This design comes from an exercise in tuning for small area on the open sky130 flow, not from production work.
In this exercise RTL edits were held to simulation tests only and were not proved equivalent to the original.
The series may have gaps, and a smaller design here may also do less where the tests do not look.

===== design/flow/design.v =====
`timescale 1ns / 1ps
`default_nettype none
module fixed_inv_sqrt_newton #(
  parameter int FRAC_BITS = 32,
  parameter int ADDR_BITS = 8
) (
  input wire                          clk,
  input wire                          rst_n,
  input wire                          in_valid,
  input wire signed [FRAC_BITS-1:0]   in_x,
  output logic                        out_valid,
  output logic signed [FRAC_BITS-1:0] out_y
);
  localparam int ROM_SIZE = 1 << ADDR_BITS;
  localparam signed [FRAC_BITS:0] THREE_HALVES = $signed({1'b0,32'd3} <<< (FRAC_BITS-2));  
  function automatic signed [FRAC_BITS-1:0] fixed_mul_q1(
    input signed [FRAC_BITS-1:0] a,
    input signed [FRAC_BITS-1:0] b
  );
    logic signed [2*FRAC_BITS-1:0] prod;
    begin
        prod = a * b;
        fixed_mul_q1 = prod[2*FRAC_BITS-2 : FRAC_BITS-1];
    end
  endfunction
  wire [FRAC_BITS-2:0] x_mag = in_x[FRAC_BITS-2:0];
  wire [ADDR_BITS-1:0] lut_idx = x_mag[FRAC_BITS-2 : FRAC_BITS-1-ADDR_BITS];
  logic signed [FRAC_BITS-1:0] inv_rom [0:ROM_SIZE-1];
  initial begin
    $readmemh("inv_sqrt_rom.mem", inv_rom);
  end  
  logic [4:0] v_pipe; 
  logic signed [FRAC_BITS-1:0] s1_x;
  logic signed [FRAC_BITS-1:0] s1_y0;
  logic signed [FRAC_BITS-1:0] s2_x;
  logic signed [FRAC_BITS-1:0] s2_y0;
  logic signed [FRAC_BITS-1:0] s2_y0_sq;
  logic signed [FRAC_BITS-1:0] s3_y0;
  logic signed [FRAC_BITS-1:0] s3_t;
  logic signed [FRAC_BITS:0] wide_1_5;
  logic signed [FRAC_BITS:0] wide_8_t;
  logic signed [FRAC_BITS:0] wide_factor;
  assign wide_1_5 = THREE_HALVES;
  logic signed [FRAC_BITS-1:0] s4_y0;
  logic signed [FRAC_BITS:0] s4_factor;
  logic signed [2*FRAC_BITS:0] s5_prod;
  logic signed [2*FRAC_BITS:0] final_prod;
  always_ff @(posedge clk or negedge rst_n) begin
    if (!rst_n) begin
      v_pipe <= '0;
      s1_x <= '0; s1_y0 <= '0;
      s2_x <= '0; s2_y0 <= '0; s2_y0_sq <= '0;
      s3_y0 <= '0; s3_t <= '0;
      s4_y0 <= '0; s4_factor <= '0;
      wide_8_t <= '0; wide_factor <= '0;
      final_prod <= '0;  
      out_valid <= 0;
      out_y <= 0;
    end else begin
      v_pipe[0] <= in_valid;
      if (in_valid) begin
         s1_x  <= in_x;
         s1_y0 <= inv_rom[lut_idx];  
      end
      v_pipe[1] <= v_pipe[0];
      if (v_pipe[0]) begin
         s2_x     <= s1_x;
         s2_y0    <= s1_y0;
         s2_y0_sq <= fixed_mul_q1(s1_y0, s1_y0);  
      end
      v_pipe[2] <= v_pipe[1];
      if (v_pipe[1]) begin
         s3_y0 <= s2_y0;
         s3_t  <= fixed_mul_q1(s2_x, s2_y0_sq);  
      end
      v_pipe[3] <= v_pipe[2];
      if (v_pipe[2]) begin
         s4_y0 <= s3_y0;
         wide_8_t = {s3_t[FRAC_BITS-1], s3_t} <<<3 ;  
         wide_factor = wide_1_5 - wide_8_t;
         s4_factor <= wide_factor; 
      end
      v_pipe[4] <= v_pipe[3];
      if (v_pipe[3]) begin
        s5_prod <= s4_y0 * s4_factor;
      end
      out_valid <= v_pipe[4];
      if (v_pipe[4]) begin
        if (|s5_prod[2*FRAC_BITS : 2*FRAC_BITS-2]) out_y <= '0;
        else out_y <= s5_prod[2*FRAC_BITS-2+1:FRAC_BITS-1];
      end    
    end
  end
endmodule
`default_nettype wire
`timescale 1ns / 1ps
`default_nettype none
module fixed_norm3 #(
    parameter int FRAC_BITS = 32
) (
    input  wire                        clk,
    input  wire                        rst_n,
    input  wire                        in_valid,
    input  wire signed [FRAC_BITS-1:0] in_x,
    input  wire signed [FRAC_BITS-1:0] in_y,
    input  wire signed [FRAC_BITS-1:0] in_z,
    output logic                       out_valid,
    output logic signed [FRAC_BITS-1:0] out_x,
    output logic signed [FRAC_BITS-1:0] out_y,
    output logic signed [FRAC_BITS-1:0] out_z
);
    function automatic signed [FRAC_BITS-1:0]
    fixed_mul_q1(input signed [FRAC_BITS-1:0] a,
                 input signed [FRAC_BITS-1:0] b);
        logic signed [2*FRAC_BITS-1:0] prod;
        begin
            prod = a * b;
            fixed_mul_q1 = prod[2*FRAC_BITS-2 : FRAC_BITS-1];
        end
    endfunction
    logic                        v0, v1;
    logic signed [FRAC_BITS-1:0] x0, y0, z0;
    logic signed [FRAC_BITS-1:0] xx, yy, zz;  
    logic signed [FRAC_BITS:0] len2_s1;  
    logic signed [FRAC_BITS-1:0] x_pipe[0:7];
    logic signed [FRAC_BITS-1:0] y_pipe[0:7];
    logic signed [FRAC_BITS-1:0] z_pipe[0:7];
    logic                        inv_valid;
    logic signed [FRAC_BITS-1:0] inv_len;
    fixed_inv_sqrt_newton #(
        .FRAC_BITS(FRAC_BITS),
        .ADDR_BITS(8)
    ) u_inv_len (
        .clk      (clk),
        .rst_n    (rst_n),
        .in_valid (v1),
        .in_x     (len2_s1[FRAC_BITS-1:0]),
        .out_valid(inv_valid),
        .out_y    (inv_len)
    );
    always_ff @(posedge clk or negedge rst_n) begin
      if (rst_n==0) begin
        v0 <= 1'b0; v1 <= 1'b0;
        x0 <= '0;  y0 <= '0;  z0 <= '0;
        xx <= '0;  yy <= '0;  zz <= '0;
        len2_s1 <= '0;
        for (int i = 0; i < 8; i++) begin
          x_pipe[i] <= '0;
          y_pipe[i] <= '0;
          z_pipe[i] <= '0;
        end
        out_valid <= 1'b0;
        out_x     <= '0; out_y <= '0; out_z <= '0;
      end else begin
        v0 <= in_valid;
        if (in_valid) begin
          x0 <= in_x;
          y0 <= in_y;
          z0 <= in_z;
          x_pipe[0] <= in_x;
          y_pipe[0] <= in_y;
          z_pipe[0] <= in_z;
        end
        v1 <= v0;
        if (v0) begin
          xx = fixed_mul_q1(x0, x0);
          yy = fixed_mul_q1(y0, y0);
          zz = fixed_mul_q1(z0, z0);
          len2_s1 <= xx + yy + zz;
        end
        for (int i = 1; i < 8; i++) begin
          x_pipe[i] <= x_pipe[i-1];
          y_pipe[i] <= y_pipe[i-1];
          z_pipe[i] <= z_pipe[i-1];
        end
        out_valid <= inv_valid;
        if (inv_valid) begin
            out_x <= (fixed_mul_q1(x_pipe[7], inv_len))<<<2;
            out_y <= (fixed_mul_q1(y_pipe[7], inv_len))<<<2;
            out_z <= (fixed_mul_q1(z_pipe[7], inv_len))<<<2;
        end
      end
    end
endmodule
`default_nettype wire

===== design/flow/inv_sqrt_rom.mem =====
7fffff29
7fffff29
7fffff29
7fffff29
7fffff29
7fffff29
7fffff29
7fffff29
7fffff29
7fffff29
7fffff29
7fffff29
7fffff29
7fffff29
7fffff29
7fffff29
7e0bb220
7a64336b
77099efa
73f1f68c
7114f643
6e6bb6e9
6bf06761
699e16d0
67708af9
65641fae
6375ad15
61a2731f
5fe808fc
5e444fae
5cb56711
5b39a4c7
59cf8cbb
5875cade
572b2de0
55eea2c3
54bf311a
539bf7cc
52842a5e
51770e8f
5073fa4f
4f7a5201
4e8986e9
4da115d9
4cc08604
4be767f5
4b1554a6
4a49ecb3
4984d7a4
48c5c34a
480c6331
4758701c
46a9a793
45ffcb80
455aa1ca
44b9f40b
441d8f3b
43854373
42f0e3ae
4260458d
41d3412a
4149b0e4
40c3713a
404060a1
3fc05f61
3f434f76
3ec91474
3e519367
3ddcb2bd
3d6a5a31
3cfa72b2
3c8ce650
3c21a02f
3bb88c6d
3b51981c
3aecb12e
3a89c668
3a28c759
39c9a44a
396c4e38
3910b6c7
38b6d037
385e8d61
3807e1a9
37b2c0fc
375f1fc3
370cf2e1
36bc2faa
366ccbe1
361ebdac
35d1fb95
35867c83
353c37b5
34f324bf
34ab3b82
3464742f
341ec73d
33da2d6c
33969fb9
33541765
33128deb
32d1fcff
32925e8e
3253acba
3215e1d5
31d8f862
319ceb15
3161b4cb
3127508e
30edb98e
30b4eb24
307ce0cf
3045962f
300f070b
2fd92f47
2fa40aea
2f6f9617
2f3bcd11
2f08ac35
2ed62ffe
2ea454fe
2e7317e3
2e427572
2e126a89
2de2f41a
2db40f2f
2d85b8e6
2d57ee72
2d2aad18
2cfdf234
2cd1bb2e
2ca60585
2c7acec6
2c501490
2c25d492
2bfc0c88
2bd2ba3f
2ba9db93
2b816e6c
2b5970c0
2b31e092
2b0abbf3
2ae400ff
2abdaddd
2a97c0c0
2a7237e8
2a4d119e
2a284c35
2a03e60a
29dfdd87
29bc311a
2998df40
2975e67b
29534556
2930fa68
290f044c
28ed61a6
28cc1123
28ab1178
288a615e
2869ff98
2849eaf0
282a2235
280aa43d
27eb6fe6
27cc8411
27addfa8
278f819a
277168db
27539465
27360336
2718b455
26fba6ca
26ded9a4
26c24bf6
26a5fcd9
2689eb6a
266e16c9
26527e1d
2637208f
261bfd4e
2601138b
25e6627d
25cbe95e
25b1a76b
25979be6
257dc614
2564253d
254ab8ad
25317fb4
251879a3
24ffa5d1
24e70396
24ce924d
24b65157
249e4013
24865de8
246eaa3b
24572477
243fcc08
2428a05e
2411a0ea
23facd20
23e42477
23cda667
23b7526c
23a12803
238b26ac
23754de9
235f9d3d
234a142e
2334b245
231f770b
230a620c
22f572d7
22e0a8fa
22cc0407
22b78392
22a3272f
228eee75
227ad8fd
2266e660
2253163b
223f682a
222bdbcc
221870c1
220526ab
21f1fd2d
21def3ed
21cc0a8f
21b940bb
21a6961b
21940a57
21819d1b
216f4e15
215d1cf1
214b095f
2139130e
212739b1
21157cfa
2103dc9d
20f2584e
20e0efc3
20cfa2b4
20be70d7
20ad59e7
209c5d9d
208b7bb5
207ab3e9
206a05f8
2059719f
2048f69d
203894b1
20284b9d
20181b21
20080301

===== design/flow/run.sh =====
#!/bin/bash
# synth_recipe.tcl (not shown) runs the flow's synth.tcl, then flattens the netlist and writes it again
# the make line also repeats each setting of config.mk as NAME=value (left out here)
make -C /OpenROAD-flow-scripts/flow DESIGN_CONFIG=/design/flow/config.mk WORK_HOME=/design/flow/orfs CLKGATE_MAP_FILE= SYNTH_SCRIPT=/design/flow/synth_recipe.tcl finish

===== design/flow/config.mk =====
export PLATFORM = sky130hd
export DESIGN_NAME = fixed_norm3
export DESIGN_NICKNAME = fixed_norm3
export VERILOG_FILES = /design/flow/design.v
export SDC_FILE = /design/flow/constraint.sdc
export NUM_CORES = 4
export LEC_CHECK = 0
export CAP_MARGIN = 20
export CORE_MARGIN = 2
export CORE_UTILIZATION = 40
export SLEW_MARGIN = 20
export SYNTH_MEMORY_MAX_BITS = 16384

===== design/flow/constraint.sdc =====
create_clock -name core_clock -period 20.0 [get_ports {clk}]
set_input_delay 4.0000 -clock core_clock [delete_from_list [all_inputs] [get_ports {clk}]]
set_output_delay 4.0000 -clock core_clock [all_outputs]
set_load 0.01 [all_outputs]

==> qor.csv, run 1 <==
stage,metric,value,unit
run_status,run status,"complete, no violations",
sta,min setup slack post-route,6.62,ns
worst_setup_path,Worst Setup End Kind,register,
cts,maximum clock path buffer count,4,
synth,number of instances in the synthesized netlist,34700,
worst_setup_path,Arrival @ worst endpoint,14.20,ns
drt,Total Routed Length,1050,mm
sta,Hold Slack,0.267,ns
cts,CTS root buffer,clkbuf_16,
final_layout,Area-dominant class,multi-input gates,
global_route,maximum number of pins on one net before global-route repair,168,
synth,Post-Synth Simple-Gate Area,11.6,%
global_route,met3 track demand over resource,4.62,%
final_layout,fill cell instance count of the final layout,80900,
global_route,total grt overflow,0,
floorplan,Vert. Die Dim,920,um
worst_setup_path,required arrival time at the worst endpoint,20.82,ns
sta,Slew Limit Headroom,18.9,%
synth,multiplexer fraction of the synthesized cell area,1.33,%
drt,router iterations before antenna repair,6,
cts,number of H-tree levels,4,
final_layout,layout inverter count without the clock tree,9751,
final_layout,Clock Network Area Fraction,1.58,%
## run 1: registers in the layout (all words and copies together) (netlist names), 31 cells and up
signal,flops
len2_s1,32
u_inv_len.out_y,32
u_inv_len.s1_x,32
u_inv_len.s1_y0,31
u_inv_len.s2_x,32
u_inv_len.s2_y0,31
u_inv_len.s2_y0_sq,32
u_inv_len.s3_y0,31
u_inv_len.s4_y0,31
u_inv_len.s5_prod,34
x0,32
x_pipe,224
y_pipe,256
z0,32
z_pipe,224
## run 1: worst paths after layout
kind                                             start                                  end  slack (ns)  cells after the start
min in group asynchronous                        rst_n                out_x[29]$_DFFE_PN0P_        2.86                      1
worst min-delay path            z_pipe[3][4]$_DFF_PN0_               z_pipe[4][4]$_DFF_PN0_        0.27                      0
max in group asynchronous                        rst_n  u_inv_len.s4_factor[29]$_DFFE_PN0P_       14.02                      4
worst max register to register      z0[17]$_DFFE_PN0P_              len2_s1[31]$_DFFE_PN0P_        6.62                     36
worst max-delay path                z0[17]$_DFFE_PN0P_              len2_s1[31]$_DFFE_PN0P_        6.62                     36
worst min register to register  z_pipe[3][4]$_DFF_PN0_               z_pipe[4][4]$_DFF_PN0_        0.27                      0
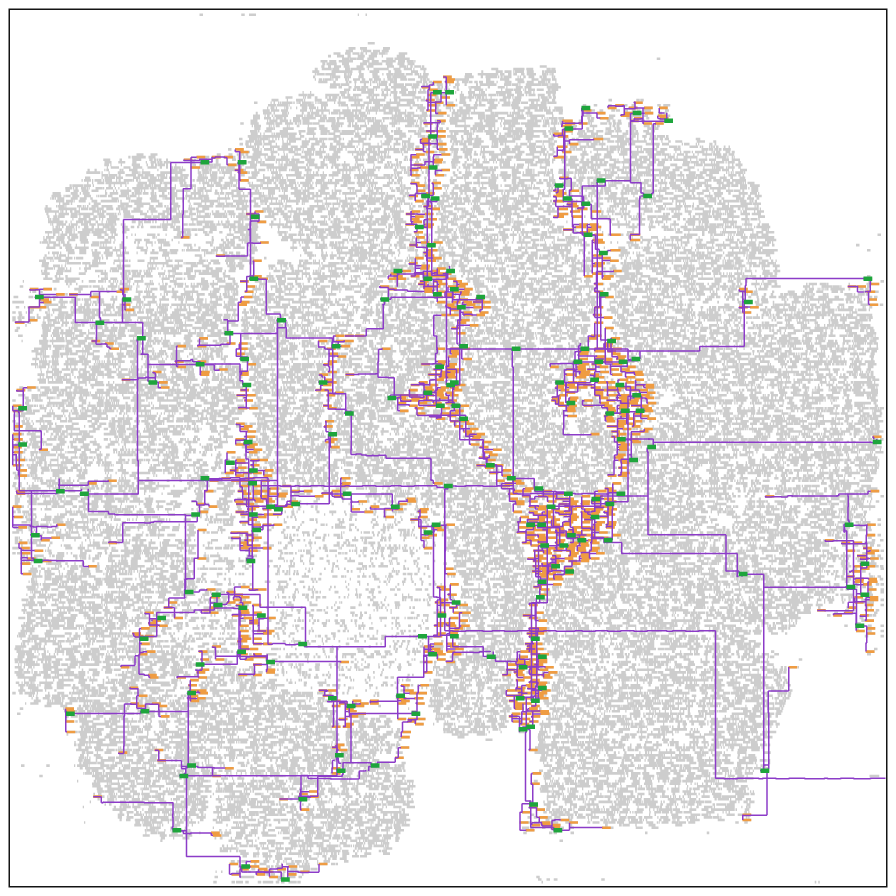
(run_1/clock_map.png)
legend:
  green:
    item: cells driving clock nets
    count: 169
  orange:
    item: flip-flops
    count: 1,245
  purple:
    item: clock wires
    length: 24.6 mm
routed clock nets: 170

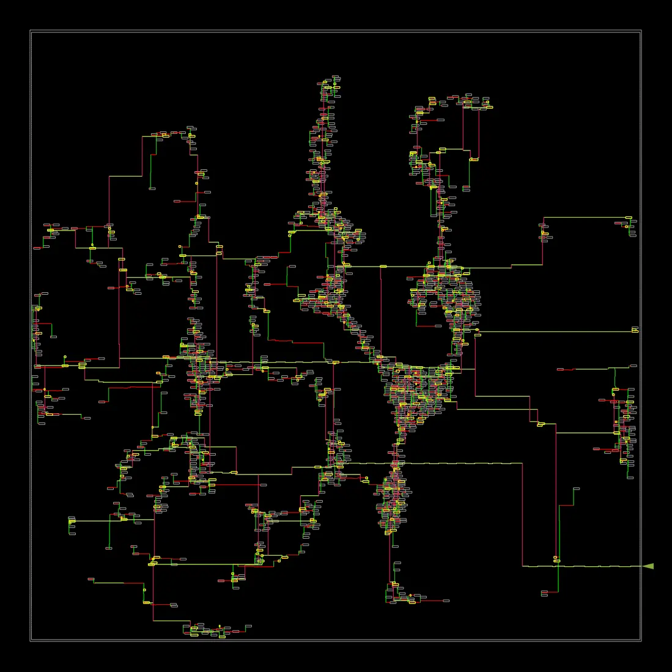
(run_1/final_clocks.png)
clock tree buffer count of the final layout: 217
number of sequential storage elements: 1,245
Final Skew: 0.0934 ns
Inserted Clock Buffers: 169

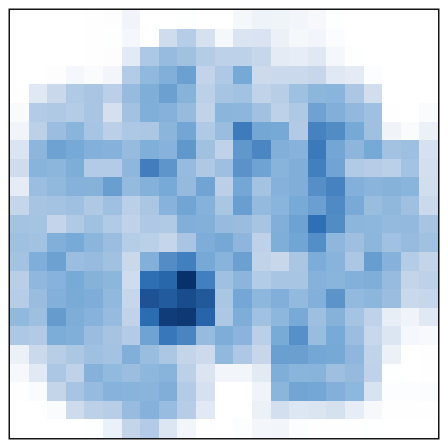
(run_1/wire_density.png)
The die is cut into 23 by 23 equal tiles; white is low, dark blue is high, scaled to the fullest tile. Values are wire area over tile area, all layers added.
fullest tile: 0.66
nearly empty tiles: 16%
tiles over half the peak: 14%
mean over tiles: 0.21

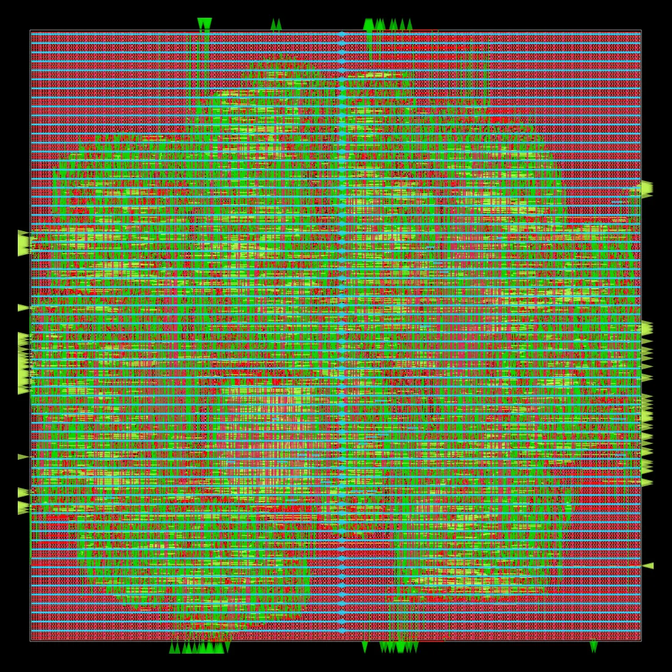
(run_1/layout.png)
die footprint: 847,000 sq um
Ports: 196
Finished Core Util: 42.5%
final non-filler cell total: 45,300

==> run_1/met2.png <==
Cells faint in the background.
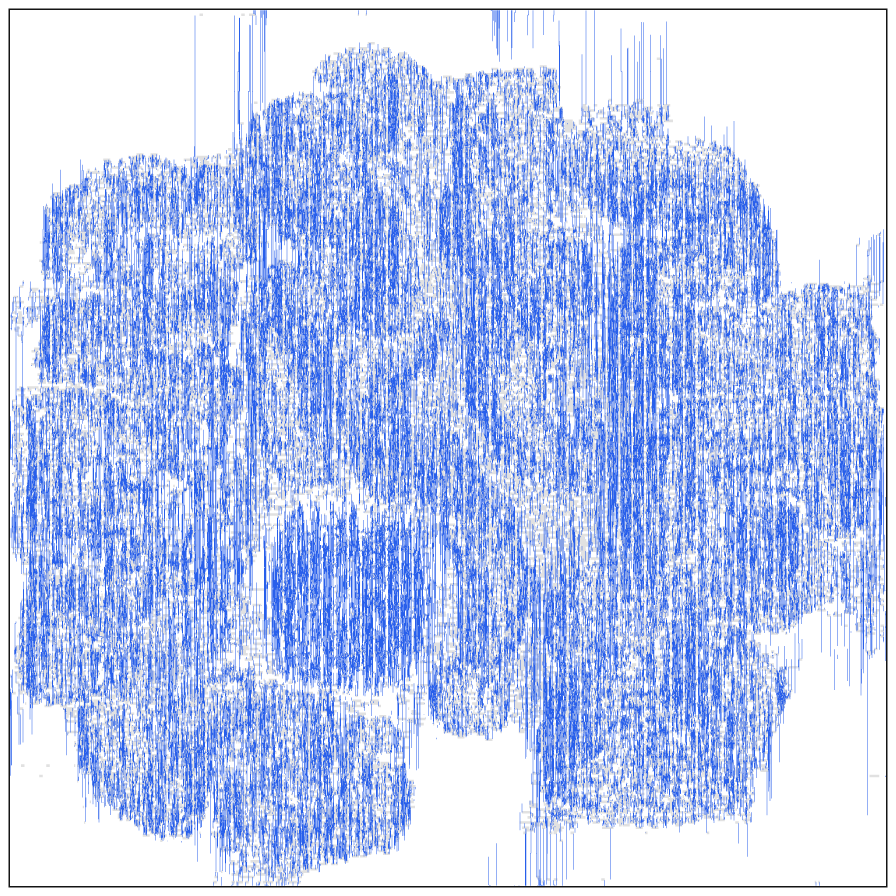

## Run 2: large edit since run 1, in outline
design/flow/design.v: 185 -> 17115 lines; modules unchanged: 0
  fixed_inv_sqrt_newton: edited, 92 -> 272 lines
  nfa_fa: new, 4 lines
  nfa_ha: new, 4 lines
  nfa_nand: new, 3 lines
  fixed_norm3: edited, 87 -> 16826 lines
==> module nfa_fa as of run 2 <==
module nfa_fa (input wire a, input wire b, input wire c, output wire s, output wire co);
  assign s  = a ^ b ^ c;
  assign co = (a & b) | (c & (a ^ b));
endmodule
==> module nfa_ha as of run 2 <==
module nfa_ha (input wire a, input wire b, output wire s, output wire co);
  assign s  = a ^ b;
  assign co = a & b;
endmodule
==> module nfa_nand as of run 2 <==
module nfa_nand (input wire a, input wire b, output wire y);
  assign y = ~(a & b);
endmodule
==> module fixed_inv_sqrt_newton as of run 2 <==
module fixed_inv_sqrt_newton (
  input  wire [7:0]  idx,
  output wire [30:0] y0,
  output logic [30:0] y0sq
);
  logic [31:0] inv_rom [0:255];
  initial begin
    $readmemh("inv_sqrt_rom.mem", inv_rom);
  end
  assign y0 = inv_rom[idx][30:0];
  always_comb begin
    case (idx)
      8'd0: y0sq = 31'h7ffffe52;
      8'd1: y0sq = 31'h7ffffe52;
      8'd2: y0sq = 31'h7ffffe52;
      8'd3: y0sq = 31'h7ffffe52;
      8'd4: y0sq = 31'h7ffffe52;
      8'd5: y0sq = 31'h7ffffe52;
      8'd6: y0sq = 31'h7ffffe52;
      8'd7: y0sq = 31'h7ffffe52;
      8'd8: y0sq = 31'h7ffffe52;
      8'd9: y0sq = 31'h7ffffe52;
      8'd10: y0sq = 31'h7ffffe52;
      8'd11: y0sq = 31'h7ffffe52;
      8'd12: y0sq = 31'h7ffffe52;
      8'd13: y0sq = 31'h7ffffe52;
      8'd14: y0sq = 31'h7ffffe52;
      8'd15: y0sq = 31'h7ffffe52;
      8'd16: y0sq = 31'h7c1f07c0;
      8'd17: y0sq = 31'h75075074;
      8'd18: y0sq = 31'h6eb3e451;
      8'd19: y0sq = 31'h69069067;
      8'd20: y0sq = 31'h63e7063d;
      8'd21: y0sq = 31'h5f417d05;
      8'd22: y0sq = 31'h5b05b05a;
      8'd23: y0sq = 31'h572620ad;
      8'd24: y0sq = 31'h5397829c;
      8'd25: y0sq = 31'h50505050;
      8'd26: y0sq = 31'h4d4873eb;
      8'd27: y0sq = 31'h4a7904a6;
      8'd28: y0sq = 31'h47dc11f6;
      8'd29: y0sq = 31'h456c797c;
      8'd30: y0sq = 31'h4325c53e;
      8'd31: y0sq = 31'h41041040;
      8'd32: y0sq = 31'h3f03f03d;
      8'd33: y0sq = 31'h3d226357;
      8'd34: y0sq = 31'h3b5cc0ed;
      8'd35: y0sq = 31'h39b0ad11;
      8'd36: y0sq = 31'h381c0e06;
      8'd37: y0sq = 31'h369d0368;
      8'd38: y0sq = 31'h3531debf;
      8'd39: y0sq = 31'h33d91d2a;
      8'd40: y0sq = 31'h329161f8;
      8'd41: y0sq = 31'h3159721d;
      8'd42: y0sq = 31'h3030302f;
      8'd43: y0sq = 31'h2f149902;
      8'd44: y0sq = 31'h2e05c0b7;
      8'd45: y0sq = 31'h2d02d02c;
      8'd46: y0sq = 31'h2c0b02c0;
      8'd47: y0sq = 31'h2b1da460;
      8'd48: y0sq = 31'h2a3a0fd5;
      8'd49: y0sq = 31'h295fad3f;
      8'd50: y0sq = 31'h288df0ca;
      8'd51: y0sq = 31'h27c45979;
      8'd52: y0sq = 31'h27027026;
      8'd53: y0sq = 31'h2647c694;
      8'd54: y0sq = 31'h2593f69a;
      8'd55: y0sq = 31'h24e6a170;
      8'd56: y0sq = 31'h243f6f02;
      8'd57: y0sq = 31'h239e0d5a;
      8'd58: y0sq = 31'h23023022;
      8'd59: y0sq = 31'h226b9021;
      8'd60: y0sq = 31'h21d9ead7;
      8'd61: y0sq = 31'h214d0214;
      8'd62: y0sq = 31'h20c49ba5;
      8'd63: y0sq = 31'h20408101;
      8'd64: y0sq = 31'h1fc07f01;
      8'd65: y0sq = 31'h1f44659d;
      8'd66: y0sq = 31'h1ecc07b2;
      8'd67: y0sq = 31'h1e573ac9;
      8'd68: y0sq = 31'h1de5d6e3;
      8'd69: y0sq = 31'h1d77b654;
      8'd70: y0sq = 31'h1d0cb58f;
      8'd71: y0sq = 31'h1ca4b304;
      8'd72: y0sq = 31'h1c3f8f01;
      8'd73: y0sq = 31'h1bdd2b88;
      8'd74: y0sq = 31'h1b7d6c3d;
      8'd75: y0sq = 31'h1b20363f;
      8'd76: y0sq = 31'h1ac5701a;
      8'd77: y0sq = 31'h1a6d01a6;
      8'd78: y0sq = 31'h1a16d3f8;
      8'd79: y0sq = 31'h19c2d14e;
      8'd80: y0sq = 31'h1970e4f7;
      8'd81: y0sq = 31'h1920fb49;
      8'd82: y0sq = 31'h18d3018d;
      8'd83: y0sq = 31'h1886e5f0;
      8'd84: y0sq = 31'h183c977a;
      8'd85: y0sq = 31'h17f405fc;
      8'd86: y0sq = 31'h17ad2208;
      8'd87: y0sq = 31'h1767dce3;
      8'd88: y0sq = 31'h1724287f;
      8'd89: y0sq = 31'h16e1f76b;
      8'd90: y0sq = 31'h16a13cd0;
      8'd91: y0sq = 31'h1661ec69;
      8'd92: y0sq = 31'h1623fa76;
      8'd93: y0sq = 31'h15e75bb8;
      8'd94: y0sq = 31'h15ac056a;
      8'd95: y0sq = 31'h1571ed3c;
      8'd96: y0sq = 31'h15390948;
      8'd97: y0sq = 31'h15015014;
      8'd98: y0sq = 31'h14cab886;
      8'd99: y0sq = 31'h149539e3;
      8'd100: y0sq = 31'h1460cbc7;
      8'd101: y0sq = 31'h142d6625;
      8'd102: y0sq = 31'h13fb013e;
      8'd103: y0sq = 31'h13c995a4;
      8'd104: y0sq = 31'h13991c2c;
      8'd105: y0sq = 31'h13698df3;
      8'd106: y0sq = 31'h133ae45a;
      8'd107: y0sq = 31'h130d1900;
      8'd108: y0sq = 31'h12e025c0;
      8'd109: y0sq = 31'h12b404ac;
      8'd110: y0sq = 31'h1288b012;
      8'd111: y0sq = 31'h125e2270;
      8'd112: y0sq = 31'h12345677;
      8'd113: y0sq = 31'h120b470b;
      8'd114: y0sq = 31'h11e2ef3a;
      8'd115: y0sq = 31'h11bb4a3f;
      8'd116: y0sq = 31'h1194537f;
      8'd117: y0sq = 31'h116e0688;
      8'd118: y0sq = 31'h11485f0d;
      8'd119: y0sq = 31'h112358e7;
      8'd120: y0sq = 31'h10fef010;
      8'd121: y0sq = 31'h10db20a8;
      8'd122: y0sq = 31'h10b7e6eb;
      8'd123: y0sq = 31'h10953f38;
      8'd124: y0sq = 31'h1073260a;
      8'd125: y0sq = 31'h105197f7;
      8'd126: y0sq = 31'h103091b5;
      8'd127: y0sq = 31'h10101010;
      8'd128: y0sq = 31'h0ff00fef;
      8'd129: y0sq = 31'h0fd08e54;
      8'd130: y0sq = 31'h0fb18855;
      8'd131: y0sq = 31'h0f92fb21;
      8'd132: y0sq = 31'h0f74e3fb;
      8'd133: y0sq = 31'h0f57403c;
      8'd134: y0sq = 31'h0f3a0d52;
      8'd135: y0sq = 31'h0f1d48bc;
      8'd136: y0sq = 31'h0f00f00e;
      8'd137: y0sq = 31'h0ee500ee;
      8'd138: y0sq = 31'h0ec97911;
      8'd139: y0sq = 31'h0eae5640;
      8'd140: y0sq = 31'h0e939651;
      8'd141: y0sq = 31'h0e79372d;
      8'd142: y0sq = 31'h0e5f36ca;
      8'd143: y0sq = 31'h0e45932d;
      8'd144: y0sq = 31'h0e2c4a67;
      8'd145: y0sq = 31'h0e135a9b;
      8'd146: y0sq = 31'h0dfac1f6;
      8'd147: y0sq = 31'h0de27eb2;
      8'd148: y0sq = 31'h0dca8f14;
      8'd149: y0sq = 31'h0db2f171;
      8'd150: y0sq = 31'h0d9ba424;
      8'd151: y0sq = 31'h0d84a598;
      8'd152: y0sq = 31'h0d6df43f;
      8'd153: y0sq = 31'h0d578e97;
      8'd154: y0sq = 31'h0d417328;
      8'd155: y0sq = 31'h0d2ba083;
      8'd156: y0sq = 31'h0d161543;
      8'd157: y0sq = 31'h0d00d00c;
      8'd158: y0sq = 31'h0cebcf8b;
      8'd159: y0sq = 31'h0cd71274;
      8'd160: y0sq = 31'h0cc29786;
      8'd161: y0sq = 31'h0cae5d85;
      8'd162: y0sq = 31'h0c9a633f;
      8'd163: y0sq = 31'h0c86a788;
      8'd164: y0sq = 31'h0c73293d;
      8'd165: y0sq = 31'h0c5fe73f;
      8'd166: y0sq = 31'h0c4ce07a;
      8'd167: y0sq = 31'h0c3a13dd;
      8'd168: y0sq = 31'h0c278060;
      8'd169: y0sq = 31'h0c152500;
      8'd170: y0sq = 31'h0c0300bf;
      8'd171: y0sq = 31'h0bf112a8;
      8'd172: y0sq = 31'h0bdf59c8;
      8'd173: y0sq = 31'h0bcdd535;
      8'd174: y0sq = 31'h0bbc8408;
      8'd175: y0sq = 31'h0bab6560;
      8'd176: y0sq = 31'h0b9a7862;
      8'd177: y0sq = 31'h0b89bc36;
      8'd178: y0sq = 31'h0b79300b;
      8'd179: y0sq = 31'h0b68d312;
      8'd180: y0sq = 31'h0b58a485;
      8'd181: y0sq = 31'h0b48a39c;
      8'd182: y0sq = 31'h0b38cf9a;
      8'd183: y0sq = 31'h0b2927c2;
      8'd184: y0sq = 31'h0b19ab5b;
      8'd185: y0sq = 31'h0b0a59b3;
      8'd186: y0sq = 31'h0afb3219;
      8'd187: y0sq = 31'h0aec33e1;
      8'd188: y0sq = 31'h0add5e62;
      8'd189: y0sq = 31'h0aceb0f8;
      8'd190: y0sq = 31'h0ac02b00;
      8'd191: y0sq = 31'h0ab1cbdd;
      8'd192: y0sq = 31'h0aa392f3;
      8'd193: y0sq = 31'h0a957faa;
      8'd194: y0sq = 31'h0a879170;
      8'd195: y0sq = 31'h0a79c7b0;
      8'd196: y0sq = 31'h0a6c21df;
      8'd197: y0sq = 31'h0a5e9f6e;
      8'd198: y0sq = 31'h0a513fd6;
      8'd199: y0sq = 31'h0a440290;
      8'd200: y0sq = 31'h0a36e719;
      8'd201: y0sq = 31'h0a29ecf1;
      8'd202: y0sq = 31'h0a1d1398;
      8'd203: y0sq = 31'h0a105a93;
      8'd204: y0sq = 31'h0a03c168;
      8'd205: y0sq = 31'h09f747a0;
      8'd206: y0sq = 31'h09eaecc8;
      8'd207: y0sq = 31'h09deb06c;
      8'd208: y0sq = 31'h09d2921c;
      8'd209: y0sq = 31'h09c69169;
      8'd210: y0sq = 31'h09baade8;
      8'd211: y0sq = 31'h09aee72f;
      8'd212: y0sq = 31'h09a33cd6;
      8'd213: y0sq = 31'h0997ae76;
      8'd214: y0sq = 31'h098c3bac;
      8'd215: y0sq = 31'h0980e415;
      8'd216: y0sq = 31'h0975a750;
      8'd217: y0sq = 31'h096a8500;
      8'd218: y0sq = 31'h095f7cc6;
      8'd219: y0sq = 31'h09548e48;
      8'd220: y0sq = 31'h0949b92d;
      8'd221: y0sq = 31'h093efd1b;
      8'd222: y0sq = 31'h093459be;
      8'd223: y0sq = 31'h0929cebf;
      8'd224: y0sq = 31'h091f5bcb;
      8'd225: y0sq = 31'h09150091;
      8'd226: y0sq = 31'h090abcbf;
      8'd227: y0sq = 31'h09009008;
      8'd228: y0sq = 31'h08f67a1e;
      8'd229: y0sq = 31'h08ec7ab3;
      8'd230: y0sq = 31'h08e2917d;
      8'd231: y0sq = 31'h08d8be33;
      8'd232: y0sq = 31'h08cf008c;
      8'd233: y0sq = 31'h08c55841;
      8'd234: y0sq = 31'h08bbc50c;
      8'd235: y0sq = 31'h08b246a8;
      8'd236: y0sq = 31'h08a8dcd1;
      8'd237: y0sq = 31'h089f8746;
      8'd238: y0sq = 31'h089645c4;
      8'd239: y0sq = 31'h088d180c;
      8'd240: y0sq = 31'h0883fdde;
      8'd241: y0sq = 31'h087af6fd;
      8'd242: y0sq = 31'h0872032a;
      8'd243: y0sq = 31'h0869222b;
      8'd244: y0sq = 31'h086053c2;
      8'd245: y0sq = 31'h085797b8;
      8'd246: y0sq = 31'h084eedd2;
      8'd247: y0sq = 31'h084655d9;
      8'd248: y0sq = 31'h083dcf94;
      8'd249: y0sq = 31'h08355acd;
      8'd250: y0sq = 31'h082cf74f;
      8'd251: y0sq = 31'h0824a4e5;
      8'd252: y0sq = 31'h081c635b;
      8'd253: y0sq = 31'h0814327d;
      8'd254: y0sq = 31'h080c121a;
      8'd255: y0sq = 31'h08040200;
      default: y0sq = 31'h0;
    endcase
  end
endmodule
--- a/design/flow/config.mk
+++ b/design/flow/config.mk
@@ -6,7 +6,12 @@
 export NUM_CORES = 4
 export LEC_CHECK = 0
+export ABC_AREA = 1
 export CAP_MARGIN = 20
 export CORE_MARGIN = 2
-export CORE_UTILIZATION = 40
+export CORE_UTILIZATION = 35
+export CTS_BUF_LIST = sky130_fd_sc_hd__clkbuf_4 sky130_fd_sc_hd__clkbuf_8
+export PLACE_DENSITY = 0.5
 export SLEW_MARGIN = 20
+export SYNTH_HIERARCHICAL = 1
 export SYNTH_MEMORY_MAX_BITS = 16384
+export SYNTH_MINIMUM_KEEP_SIZE = 0
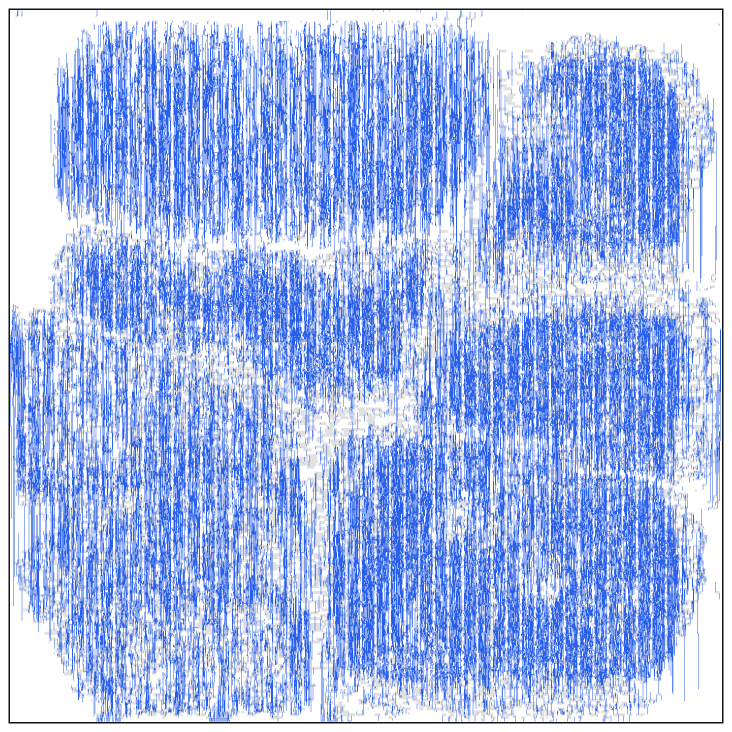
(run_2/met2.png)
Cells faint in the background.
share of all routed wire: 38%
longest straight run: 215 um
nets with wire on the layer: 18,145
main direction: vertical

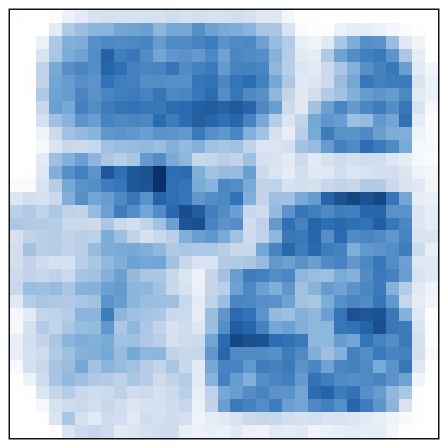
(run_2/wire_density.png)
The die is cut into 33 by 33 equal tiles; white is low, dark blue is high, scaled to the fullest tile. Values are wire area over tile area, all layers added.
emptiest ninth of the die: bottom left
tiles over half the peak: 41%
nearly empty tiles: 6.3%
fullest tile: 0.99
densest ninth of the die: top middle

==> run 2 against run 1 <==
  * Via count fell by 30%
  * Highest routed layer unchanged
  * Still clean on timing, DRC and antenna
  * Critical path depth rose by 1
==> qor.csv, run 2 <==
stage,metric,value,unit,change
global_route,total grt overflow,0,,unchanged
hold_path,min-delay src,x_r2[15]$_DFF_P_,,
synth,share of async-settable or async-resettable flops after synthesis,0.723,%,
worst_setup_path,Arrival @ worst endpoint,12.92,ns,-1.28 ns
global_route,met3 track demand over resource,21.4,%,+17 points
final_layout,final non-filler cell total,23800,,-47%
worst_setup_path,"critical path fanouts, max",31,,
sta,Slew Limit Headroom,12.1,%,-6.8 points
floorplan,die footprint,443000,sq um,-48%
drt,number of vias after detailed routing,161000,,
sta,Final Skew,0.109,ns,+0.0160 ns
synth,number of instances in the synthesized netlist,18300,,-47%
drt,router iterations before antenna repair,17,,+11
worst_setup_path,required arrival time at the worst endpoint,16.00,ns,-4.82 ns
worst_setup_path,number of stages on the worst setup path,37,,+2.8%
synth,Post-Synth Simple-Gate Area,13.0,%,+1.4 points
cts,Inserted Clock Buffers,85,,-50%
worst_setup_path,length in cells of the worst reg-to-reg path,51,,+42%
synth,multiplexer fraction of the synthesized cell area,0,%,-1.3 points
cts,number of H-tree levels,3,,-1
cts,CTS root buffer,clkbuf_8,,
floorplan,Vert. Die Dim,665,um,-28%
worst_setup_path,Worst Setup End Kind,output port,,
hold_path,end point of the most critical hold path,x_r3[15]$_DFF_P_,,
floorplan,total core area,435000,sq um,
cts,maximum clock path buffer count,4,,unchanged
hold_path,number of instances on the worst hold path,0,,unchanged
global_route,met2 layer usage reported by global route,57.3,%,
global_route,maximum number of pins on one net before global-route repair,83,,-51%
worst_setup_path,launching instance or port of the critical path,inv_r[1]$_SDFF_PP0_,,
worst_setup_path,launching point of the worst reg2reg path,L_rn[25]$_DFF_P_,,
worst_setup_path,worst r2r dst,f_r[29]$_DFF_P_,,
worst_setup_path,destination of the critical timing path,out_z[26],,
place,final HPWL from detailed placement,693,mm,
floorplan,Ports,196,,unchanged
drt,Total Routed Length,975,mm,-7.2%
synth,top cell types by occurrence after synthesis,"nand2_1 (3,779), fa_1 (3,518), a21oi_1 (2,469)",,
global_route,antenna violations before repair,121,,
run_status,run status,"complete, no violations",,
place,final weighted congestion in routability-driven placement,1.12,,
synth,register area share after synthesis,5.44,%,
[run 2: cell count changes after synthesis, moves of 365 or more]
cell and delta:
fa_1 -5444, nand3_1 +388, a21oi_1 +1937, and2_1 -1982, o22ai_1 +2068, nand2_1 -1351, dfxtp_1 +412, clkbuf_1 -365
ha_1 -965, mux2_2 -368, inv_1 -8142, dfrtp_1 -1208
[run 2: through the flow]
| stage | worst slack, ns | cell area (sq um) | hold WS [ns] | util (%) |
|---|---|---|---|---|
| floorplan | 6.25 | 153000 | 0.310 | - |
| global placement | 4.11 | 162000 | 0.310 | 37.3 |
| detailed placement | 4.13 | 162000 | 0.312 | 37.3 |
| CTS | 3.68 | 164000 | 0.240 | 37.8 |
| global route | 2.93 | 164000 | 0.247 | 37.8 |
| finish | 3.08 | 165000 | 0.242 | 37.8 |
[run 2: area by class of cell]
| type | instances | area (sq um) |
|---|---|---|
| antenna | 73 | 183 |
| inverter | 1658 | 6250 |
| multi-input combinational | 14800 | 133000 |
| clock buffer | 110 | 1440 |
| clock inverter | 37 | 524 |
| tap | 5734 | 7170 |
| fill | 45100 | 270000 |
| sequential | 415 | 8380 |
| timing repair buffer | 977 | 7510 |
==> run_2/clock_map.png <==
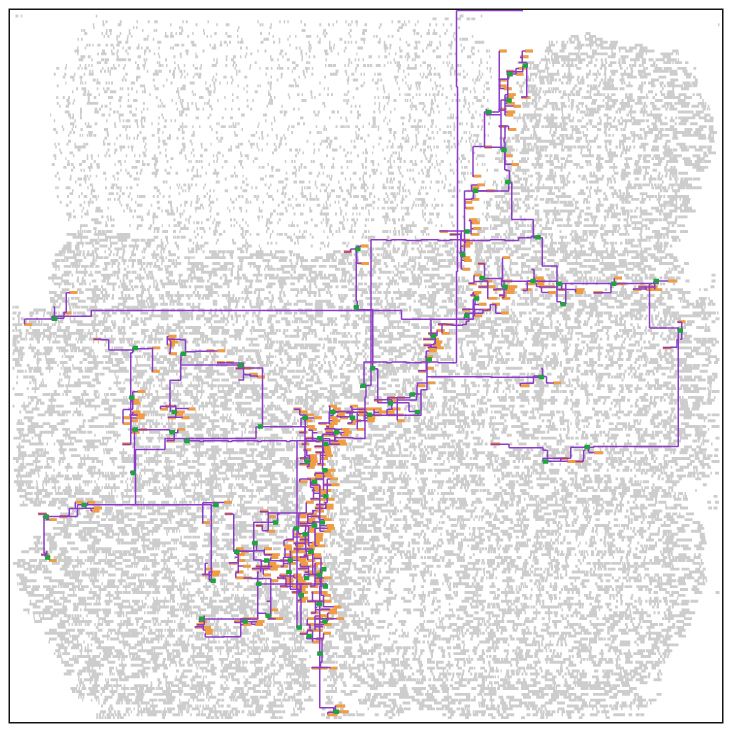

==> run 3: changes to the inputs <==
--- a/design/flow/config.mk
+++ b/design/flow/config.mk
@@ -8,9 +8,9 @@
 export ABC_AREA = 1
 export CAP_MARGIN = 20
 export CORE_MARGIN = 2
-export CORE_UTILIZATION = 35
+export CORE_UTILIZATION = 25
 export CTS_BUF_LIST = sky130_fd_sc_hd__clkbuf_4 sky130_fd_sc_hd__clkbuf_8
-export PLACE_DENSITY = 0.5
+export PLACE_DENSITY = 0.4
 export SLEW_MARGIN = 20
 export SYNTH_HIERARCHICAL = 1
 export SYNTH_MEMORY_MAX_BITS = 16384
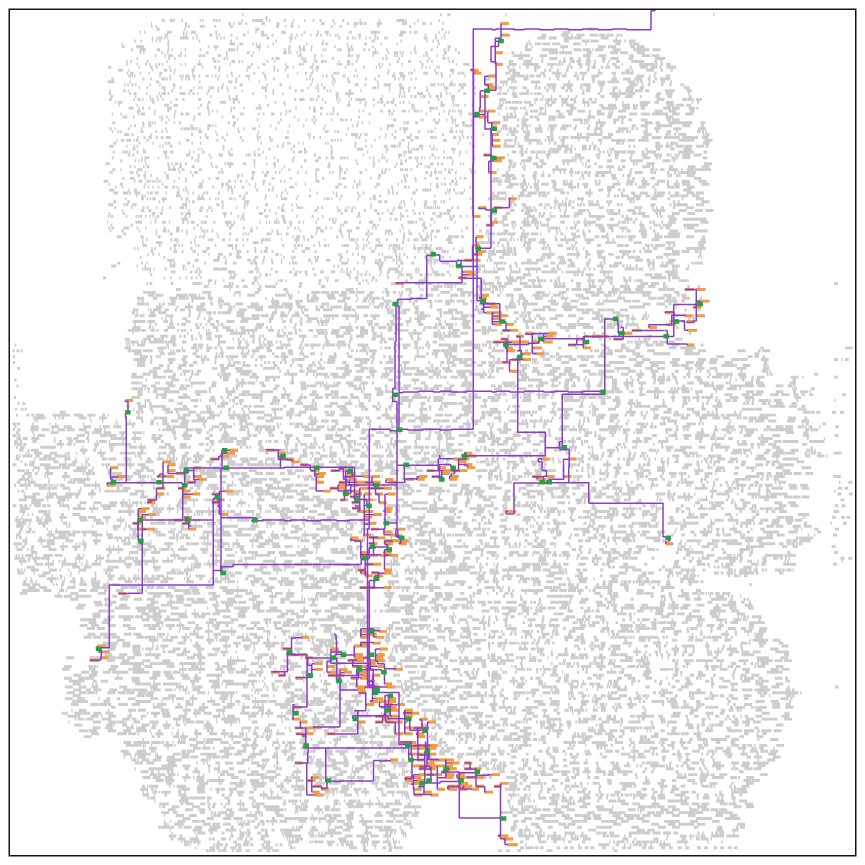
(run_3/clock_map.png)
legend:
  green:
    item: cells driving clock nets
    count: 87
  orange:
    item: flip-flops
    count: 415
  purple:
    item: clock wires
    length: 9,370 um
routed clock nets: 88

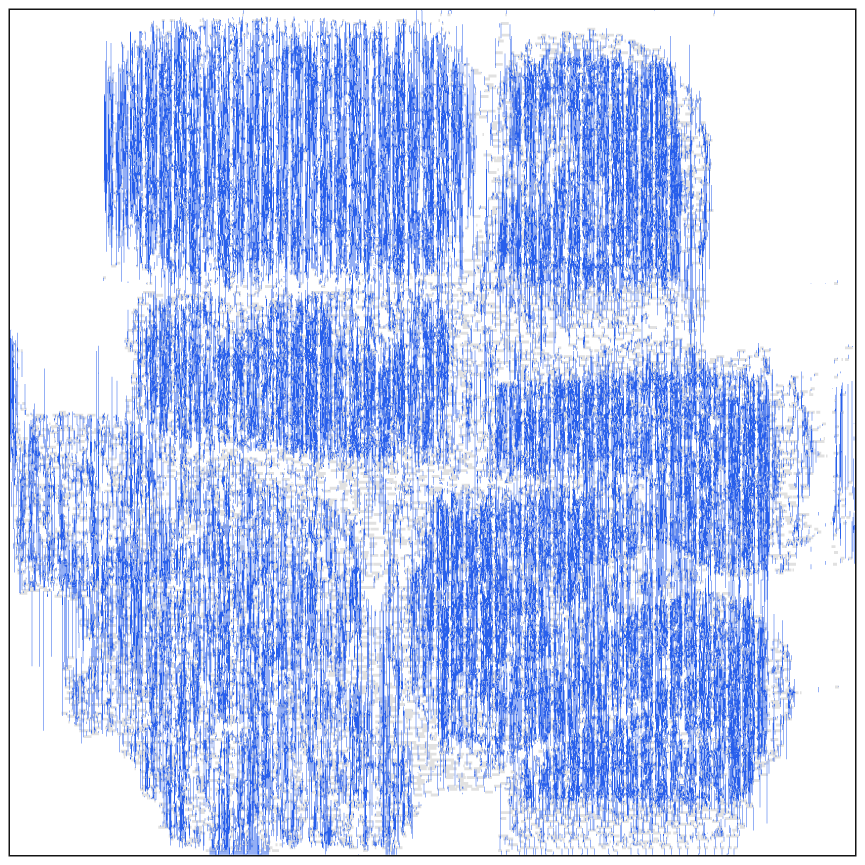
(run_3/met2.png)
Cells faint in the background.
longest straight run: 257 um
share of all routed wire: 41%
wire length on this layer: 412 mm

==> run 3 against run 2 <==
  * Non-clock buffer count is 2 higher
  * Final cell count is 9.8% higher
  * Final area is 1.7% higher
  * Critical endpoint unchanged
  * Clock-buffer cell count is 8 higher
  * Area after synthesis stayed put
  * Wire length is 4.0% higher
==> qor.csv, run 3 <==
stage,metric,value,unit,change
global_route,met2 layer usage reported by global route,45.6,%,-12 points
global_route,met3 track demand over resource,10.9,%,-11 points
place,Post-Place Cell Area,165000,sq um,+1.8%
place,final HPWL from detailed placement,722,mm,+4.3%
worst_setup_path,required arrival time at the worst endpoint,16.00,ns,about the same
cts,number of H-tree levels,3,,unchanged
synth,Post-Synth Simple-Gate Area,13.0,%,unchanged
worst_setup_path,"critical path fanouts, max",45,,+45%
floorplan,die footprint,618000,sq um,+40%
global_route,antenna violations before repair,104,,-14%
floorplan,Vert. Die Dim,786,um,+18%
cts,maximum clock path buffer count,4,,unchanged
final_layout,final design area excluding fillers,167000,sq um,+1.7%
worst_setup_path,Top delay family on crit path,adder cells,,
floorplan,placement row count,287,,
run_status,run status,"complete, no violations",,
final_layout,total area of multi-input combinational cells,133000,sq um,about the same
worst_setup_path,Arrival @ worst endpoint,12.59,ns,-0.33 ns
global_route,total grt overflow,0,,unchanged
drt,Total Routed Length,1010,mm,+4.0%
synth,cell taking the most area after synthesis,fa_1,,
synth,multiplexer fraction of the synthesized cell area,0,%,unchanged
synth,share of async-settable or async-resettable flops after synthesis,0.723,%,unchanged
cts,Inserted Clock Buffers,87,,+2.4%
final_layout,Finished Core Util,27.4,%,-10 points
floorplan,Ports,196,,unchanged
worst_setup_path,most prevalent standard cell on the critical path,fa_1,,
synth,most common cell in the netlist,nand2_1,,
worst_setup_path,Worst Setup End Kind,output port,,
synth,number of instances in the synthesized netlist,18300,,unchanged
final_layout,fill cell instance count of the final layout,66100,,+46%
synth,top cell types by occurrence after synthesis,"nand2_1 (3,779), fa_1 (3,518), a21oi_1 (2,469)",,
sta,Final Skew,0.122,ns,+0.0124 ns
sta,min setup slack post-route,3.41,ns,+0.328 ns
place,DP Worst Slack,3.94,ns,-0.189 ns
final_layout,"most common cell after layout, fill and taps aside",nand2_1,,
cts,CTS root buffer,clkbuf_8,,
synth,register area share after synthesis,5.44,%,unchanged
global_route,maximum number of pins on one net before global-route repair,96,,+16%
floorplan,Initial Util,25.1,%,
drt,router iterations before antenna repair,9,,-8
floorplan,total core area,610000,sq um,+40%
drt,1st-iter DRT viols,24000,,
drt,number of vias after detailed routing,158000,,-2.2%
cts,CTS clock-pin slew for the worst setup and hold paths,0.06,ns,
-- run 3: path summary, 6_finish.rpt --
path	start	endpoint	slack, ns	depth (start not counted)
worst max-delay path	inv_r[1]$_SDFF_PP0_	out_z[26]	3.41	38
worst min-delay path	x_r2[12]$_DFF_P_	x_r3[12]$_DFF_P_	0.29	0
worst max register to register	L_rn[23]$_DFF_P_	f_r[29]$_DFF_P_	5.26	54
worst min register to register	x_r2[12]$_DFF_P_	x_r3[12]$_DFF_P_	0.29	0
max in group asynchronous	rst_n	v1$_DFF_PN0_	16.63	1
min in group asynchronous	rst_n	v3$_DFF_PN0_	3.23	1
-- run 3: final cells by class --
type | count | share of cell area (%)
Sequential cell | 415 | 5.01
Antenna cell | 48 | 0.0718
Clock buffer | 118 | 0.922
Multi-Input combinational cell | 14800 | 79.5
Inverter | 1658 | 3.74
Timing Repair Buffer | 979 | 4.49
Tap cell | 8092 | 6.05
Clock inverter | 33 | 0.227
==> run_3/met1.png <==
Supply wires on this layer in gray.
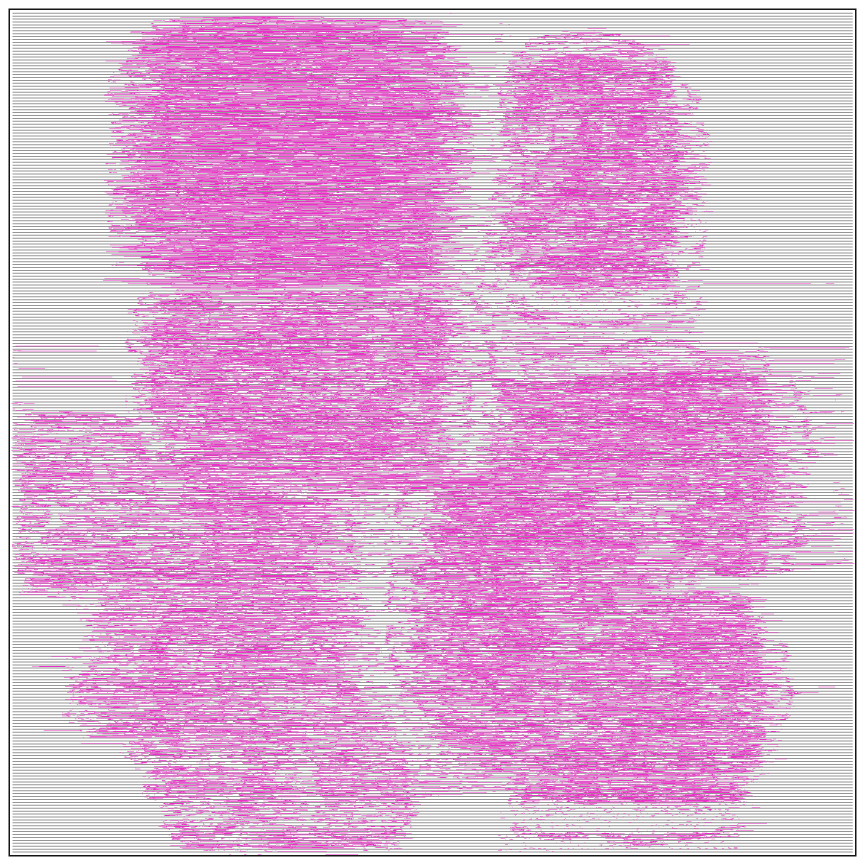

--- run 4: outline of the changes from run 3 ---
design/flow/design.v: 17115 -> 16870 lines; modules unchanged: 4
  fixed_norm3: edited, 16826 -> 16581 lines
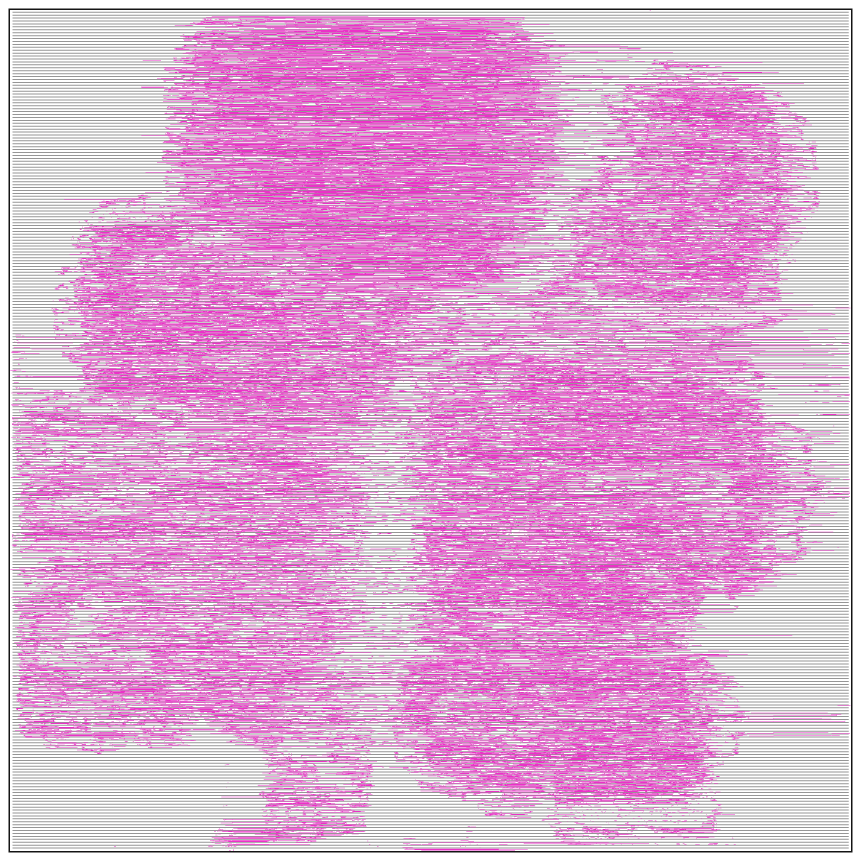
(run_4/met1.png)
Supply wires on this layer in gray.
share of all routed wire: 41%
longest straight run: 288 um
main direction: horizontal

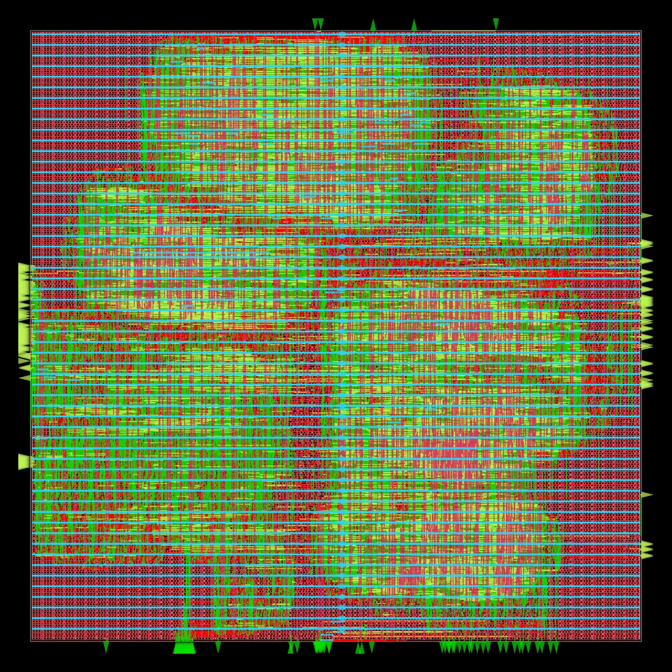
(run_4/layout.png)
Vert. Die Dim: 783 um
Finished Core Util: 27.4%

==> run 4 against run 3 <==
  * Area after synthesis shrank 0.92%
  * Final area shrank 0.78%
  * Final cell count grew 0.39%
  * Synthesized cell count grew 0.51%
  * Core utilization is essentially flat
  * Non-clock buffer count grew 35
  * Maximum frequency shrank 2.6%
  * Via count grew 2.6%
  * Die area shrank 0.92%
  * Critical endpoint is now out_y[29]
==> qor.csv, run 4 <==
stage,metric,value,unit,change
worst_setup_path,required arrival time at the worst endpoint,16.00,ns,about the same
cts,Inserted Clock Buffers,83,,-4.6%
global_route,met2 layer usage reported by global route,46.8,%,+1.2 points
floorplan,total core area,605000,sq um,-0.82%
synth,share of async-settable or async-resettable flops after synthesis,0.723,%,unchanged
floorplan,Initial Util,25.0,%,-0.027 points
drt,number of vias after detailed routing,162000,,+2.6%
global_route,maximum number of pins on one net before global-route repair,76,,-21%
hold_path,end point of the most critical hold path,x_r3[4]$_DFF_P_,,
worst_setup_path,Top delay family on crit path,adder cells,,
worst_setup_path,Arrival @ worst endpoint,13.02,ns,+0.43 ns
worst_setup_path,destination of the critical timing path,out_y[29],,
final_layout,multi-input gate share of the layout cell area,79.2,%,-0.28 points
floorplan,number of well-tap cells placed,8064,,-0.35%
cts,maximum clock path buffer count,4,,unchanged
worst_setup_path,"critical path fanouts, max",27,,-40%
synth,number of instances in the synthesized netlist,18400,,+0.51%
drt,1st-iter DRT viols,26000,,+8.0%
drt,Total Routed Length,1070,mm,+5.3%
final_layout,Multi-In Gates,14800,,+0.29%
final_layout,Clock Network Area Fraction,1.06,%,-0.088 points
final_layout,number of non-clock buffers in the layout,1014,,+3.6%
floorplan,Ports,196,,unchanged
floorplan,die footprint,613000,sq um,-0.92%
run_status,run status,"complete, no violations",,
worst_setup_path,worst r2r dst,f_r[27]$_DFF_P_,,
final_layout,clock tree buffer count of the final layout,112,,-5.1%
worst_setup_path,Worst Setup End Kind,output port,,
floorplan,placement row count,286,,-0.35%
cts,CTS clock-pin slew for the worst setup and hold paths,0.06,ns,about the same
sta,Final Skew,0.127,ns,+0.00544 ns
final_layout,total area of multi-input combinational cells,132000,sq um,-1.1%
place,DP Worst Slack,3.91,ns,-0.0341 ns
final_layout,ANT cells,57,,+19%
worst_setup_path,launching point of the worst reg2reg path,L_rn[23]$_DFF_P_,,
final_layout,final design area excluding fillers,166000,sq um,-0.78%
synth,register area share after synthesis,5.49,%,+0.051 points
hold_path,number of instances on the worst hold path,0,,unchanged
run 4: cell count changes in the layout (fill, tap and decap cells not counted), moves of 30 or more:
| cell | previous run | this run |
|---|---|---|
| a21oi_1 | 2468 | 2429 |
| buf_4 | 782 | 817 |
| clkinv_1 | 40 | 70 |
| ha_1 | 820 | 594 |
| nand2_1 | 3759 | 3819 |
| nand3_1 | 532 | 567 |
| nor2_1 | 433 | 529 |
| nor3_1 | 30 | 63 |
| o21ai_0 | 210 | 253 |
run 4: Yosys stat by module, one instance, submodules excluded:
module                 copies in the design  cells  cell area, sq um
nfa_fa                                 3385      1              20.0
fixed_norm3                               1  10700             65600
nfa_nand                               1395      1              3.75
nfa_ha                                   47      1              12.5
fixed_inv_sqrt_newton                     1   2833             12400
run 4: cells by family after synthesis:
kind of cell | synth area share, %
XOR/XNOR | 1.32
buffers and inverters | 7.97
AND/OR/NAND/NOR | 13.7
other | 0.00247
flip-flops | 5.49
adder cells (fa/ha/maj) | 51.4
AO/OA/AOI/OAI | 20.1

## separate check: timing with driven ports
In the flow no input, the clock included, has a driving cell. The finished layouts below were timed again as built, in two steps. Step 1 sets driving cells, clkbuf_16 on the clock port and buf_2 on the other inputs (assumed; they add their load-dependent delay and slew). Step 2 moves the port delays by t, midway between the first and last clock arrival at a register: inputs arrive t later, outputs are due t later. That takes back most of the time a late clock gives input paths. Three values: ideal, step 1, step 2; two values: the first two.
run | shift t [ns] | slack for setup (ns) | hold slack, ns
run 1 | 1.087 | 6.621 / 6.621 / 6.621 | 0.267 / 0.267 / 0.267
run 2 | 1.036 | 3.084 / 2.977 / 4.013 | 0.242 / 0.242 / 0.242
run 3 | 1.012 | 3.412 / 3.299 / 4.015 | 0.295 / 0.295 / 0.295
run 4 | 0.996 | 2.978 / 2.867 / 3.863 | 0.224 / 0.224 / 0.224
After both steps setup and hold are still met in every run listed.
